What follows belongs to an exercise in optimizing a design on an open flow for small area, a short achievable clock period and few clock cycles; a production flow would make more cautious choices.
In this exercise RTL edits were held to simulation tests only and were not proved equivalent to the original.
Power is estimated from default activity; no workload was simulated.

$ cat design/flow/run.sh
#!/bin/bash
# synth_recipe.tcl (not shown) runs the flow's synth.tcl, then flattens the netlist and writes it again
# the make line also repeats each setting of config.mk as NAME=value (left out here)
make -C /OpenROAD-flow-scripts/flow DESIGN_CONFIG=/design/flow/config.mk WORK_HOME=/design/flow/orfs CLKGATE_MAP_FILE= SYNTH_SCRIPT=/design/flow/synth_recipe.tcl finish
$ cat design/flow/config.mk
export PLATFORM = sky130hd
export DESIGN_NAME = multiplier
export DESIGN_NICKNAME = multiplier
export VERILOG_FILES = /design/flow/design.v
export SDC_FILE = /design/flow/constraint.sdc
export NUM_CORES = 4
export LEC_CHECK = 0
export CAP_MARGIN = 20
export CORE_MARGIN = 2
export CORE_UTILIZATION = 40
export SLEW_MARGIN = 20
$ cat design/flow/constraint.sdc
create_clock -name core_clock -period 4.0 [get_ports {clk_i}]
set_input_delay 0.8000 -clock core_clock [delete_from_list [all_inputs] [get_ports {clk_i}]]
set_output_delay 0.8000 -clock core_clock [all_outputs]
set_load 0.01 [all_outputs]
$ cat design/flow/design.v
package multiplier_pkg;
    parameter int WIDTH = 32;
    typedef enum logic [1:0] {  IDLE,
                                RUN,
                                DONE
    } state_t;
endpackage
import multiplier_pkg::*;
module multiplier (
    input   logic                   clk_i,
    input   logic                   rst_ni,
    input   logic   [WIDTH-1:0]     A_i,
    input   logic   [WIDTH-1:0]     B_i,
    input   logic                   start_i,
    output  logic   [2*WIDTH-1:0]   result_o,
    output  logic                   busy_o,
    output  logic                   done_o
);
    logic   [2*WIDTH-1:0]           multiplicand_reg;
    logic   [WIDTH-1:0]             multiplier_reg;
    logic   [2*WIDTH-1:0]           acc_reg;
    logic   [$clog2(WIDTH+1)-1:0]   count_reg;
    multiplier_pkg::state_t state;
    always_ff @(posedge clk_i or negedge rst_ni) begin : fsm
        if (!rst_ni) begin
            count_reg           <= '0;
            done_o              <= 0;
            result_o            <= '0;
            state               <= IDLE;
        end else begin
            done_o  <= 0;
            case (state)
                IDLE: begin
                    acc_reg             <= '0;
                    if (start_i) begin
                        count_reg                   <= '0;
                        multiplicand_reg            <= {{WIDTH{1'b0}}, A_i};
                        multiplier_reg              <= B_i;
                        state                       <= RUN;
                    end
                end
                RUN: begin
                    if (count_reg < WIDTH) begin
                        if (multiplier_reg[0] == 1) begin
                            acc_reg <= acc_reg + multiplicand_reg;
                        end
                        multiplicand_reg    <= multiplicand_reg << 1;
                        multiplier_reg      <= multiplier_reg >> 1;
                        count_reg   <= count_reg + 1;
                    end else begin
                        state       <= DONE;
                    end
                end
                DONE: begin
                    done_o      <= 1;
                    result_o    <= acc_reg;
                    state       <= IDLE;
                end
                default: ;
            endcase
        end
    end
    assign busy_o = (state == RUN);
endmodule
==> key figures <==
Finish
  • Non-clk bufs: 139
  • Nets: 1324
  • Design Area, Final: 15400 um2
  • Commonest non-fill, non-tap cell in the layout: edfxtp_1
  • Ant. Diodes: 1
  • Multi-input gate share of the layout cell area: 38.2%
  • Register area: 6630 um2
  • Commonest non-fill, non-tap cells in the layout: 160 x edfxtp_1, 131 x clkdlybuf4s50_1, 127 x mux2_2
  • #MultiIn Comb: 775
  • Multi-input logic area: 5880 um2
  • Data buffer area share: 9.23%
  • Top cell category: registers
  • Seq/total area: 43.1%
  • Area grow syn2layout: 21.2%
  • Clock Buffer Count: 39
  • Non-clk invs: 12

Synth
  • Synthesized flop and latch total: 233
  • Top cell type by total area after synthesis: edfxtp_1
  • Yosys warns: 1
  • Leading post-synthesis cells by cell area: edfxtp_1 38%, dfrtp_1 14%, mux2_2 11%, ha_1 6.7%, and2_1 4.1%
  • Largest family of logic cells by synthesized area: compound AO/OA/AOI/OAI gates
  • Compound-Gate Fraction of Synth Area: 12.2%
  • Simple-Gate Fraction of Synth Area: 11.8%
  • Mux cell area share after synthesis: 11.7%
  • Post-Syn Area: 12700 um2
  • Post-Syn Nets: 1201
  • Seq/Total Area, Yosys: 52.2%
  • Most common cell in the netlist: edfxtp_1
  • Ys flop type: edfxtp_1
  • Async set-reset flop share out of synthesis: 31.3%
  • Post-synth EDFFs: 160
  • Synth top cells by count: 160 x edfxtp_1, 127 x mux2_2, 84 x a21oi_1
  • Syn Area/Cell: 11.9 um2

Floorplanning
  • Full die area: 33200 um2
  • DIE WIDTH: 182 um
  • FP Rows: 65
  • Tapcells: 402

Pwr
  • Pwr dens: 953 nW/um2
  • Top Consumer: combinational logic
  • Reg power frac: 32.0%
  • Worst IR Drop VDD: 0.484 mV
  • Psw: 5540 uW
  • Total power: 14700 uW
  • Power Combinational: 7450 uW
  • Internal power: 9130 uW
  • Clk. pwr: 2520 uW
  • Leakage power: 0.00595 uW
  • Seq group: 4690 uW

Worst setup path
  • Critical Path AT: 3.70 ns
  • Req. time, crit path: 4.27 ns
  • Worst Path Buf+Inv: 0
  • Setup CP Type: reg2reg
  • Crit. Startpoint: multiplicand_reg[0]
  • Crit Reg-Reg Endpoint: acc_reg[62]
  • Flop2flop setup slack: 0.58 ns
  • Critical Path Sink: acc_reg[62]
  • CP max stage cell: fa_1

Place
  • Worst slack at placement: 0.607 ns
  • Placed Area: 14500 um2
  • Placed Instances: 1560
  • Placer Congestion: 0.868
  • Post-DP HPWL: 19.7 mm

Timing
  • Setup ws final: 0.577 ns
  • Number of setup violations in the final report: 0
  • Period utilization: 85.6%
  • Slew @ Worst Pin: 0.990 ns
  • Worst rel slew slack: 34.0%
  • Final hold viol count: 0
  • Max-slew violations: 0
  • Unrepaired setup endpoints after global routing: no
  • Setup Skew: 0.0122 ns
  • Tmin final: 3.42 ns

GRT
  • Grt met2 use: 27.7%
  • First-pass GRT wire length: 46.5 mm
  • GR Util met1: 24.1%
  • Total track usage: 17.3%
  • GR Overflow Total: 0
  • Vias in the first global route: 8823
  • Largest net degree at the start of global routing: 80
  • Initial antenna violation count: 1

CTS
  • Hold buffers post-CTS: 0
  • Total CTS buffers: 27
  • Worst-path clk slew: 0.06 ns
  • Htree depth: 1
  • Clock Path Buffers: 3
  • Setup bufs post-CTS: 0
  • # resized after CTS: 0
  • CTS tree: done
  • Root buffer cell: clkbuf_16

Routing
  • Initial DRC count: 532
  • Wire length per cell: 17.9 um
  • Drt total wl: 28.8 mm
  • Routed met3 length: 1.72 mm
  • Vias: 8642
  • DRC: 0
  • Highest Signal Layer: met4
  • First drt pass iteration count: 5
  • Vias/cell: 5.36

Min path
  • Hold Crit Class: in2async

Run
  • Max Cap Viol: 0

Status
  • Status: no timing/DRC/antenna violations
Testbench counts, summed over its fixed seeds: cycles 42,008.
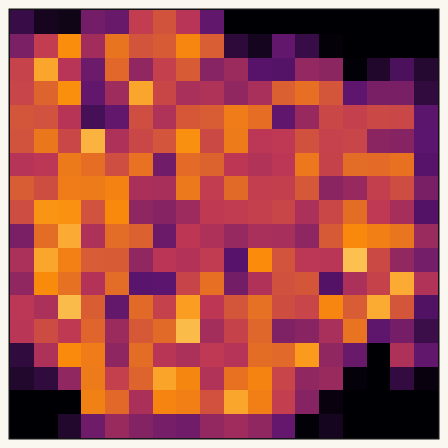
density.png
18 x 18 tiles, from black (low) to pale yellow (high), 0 to 100% covered.
9.9% of the tiles are nearly empty. 5.9% of the tiles are over 75% full. The mean over all tiles is 45%. The fullest tile reaches 86%.
post-layout utilization of the core: 49.0%
Starting Density: 40.5%
CORE AREA: 31400 um2

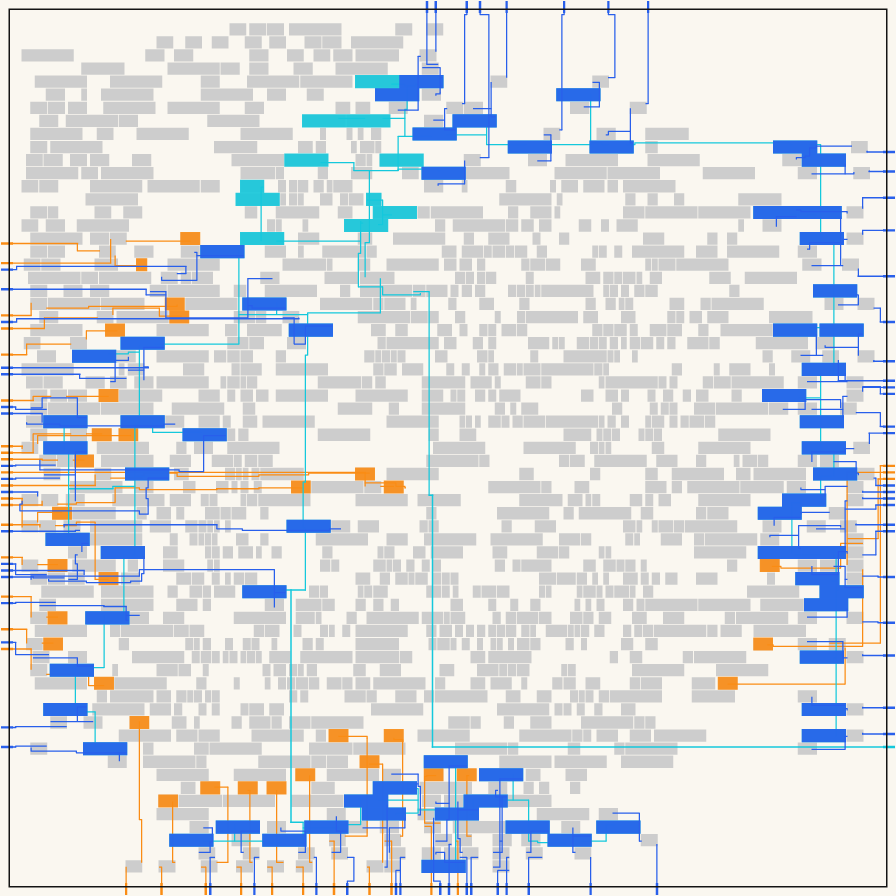
port_nets.png
`result_o`: marked blue, bits 64, direction output, edge 23 right, 18 left, 15 bottom, 8 top, end cells 64, buffers 64, wire 1800 um. `A_i`: marked orange, bits 32, direction input, edge 18 left, 11 bottom, 3 right, end cells 32, buffers 32, wire 1030 um. `rst_ni`: marked cyan, bits 1, direction input, edge right, end cells 75, buffers 3, wire 1070 um.
io pins: 133
number of I/O port buffers: 132

[port drivers added, routing unchanged]
In the flow no input, the clock included, has a driving cell. The finished layout below was timed again as built, in two steps.
Step 1 assumes that a clkbuf_16 drives the clock port and a buf_2 every other input.
Step 2 times the ports against the registers' clock, not the clock port: input delays grow and output delays shrink by t, the midpoint of the rising clock arrivals with the driver on.
Three values: no drivers, after step 1, after step 2; two values: the first two.
t (ns): 0.575
slack for setup (ns): 0.577 / 0.577 / 0.577
worst register clock-pin slew, ns: 0.07 / 0.07
After both steps setup and hold are still met in this run. The setup slack of this run moves by 0.000 ns with the drivers and by 0.000 ns with both steps.
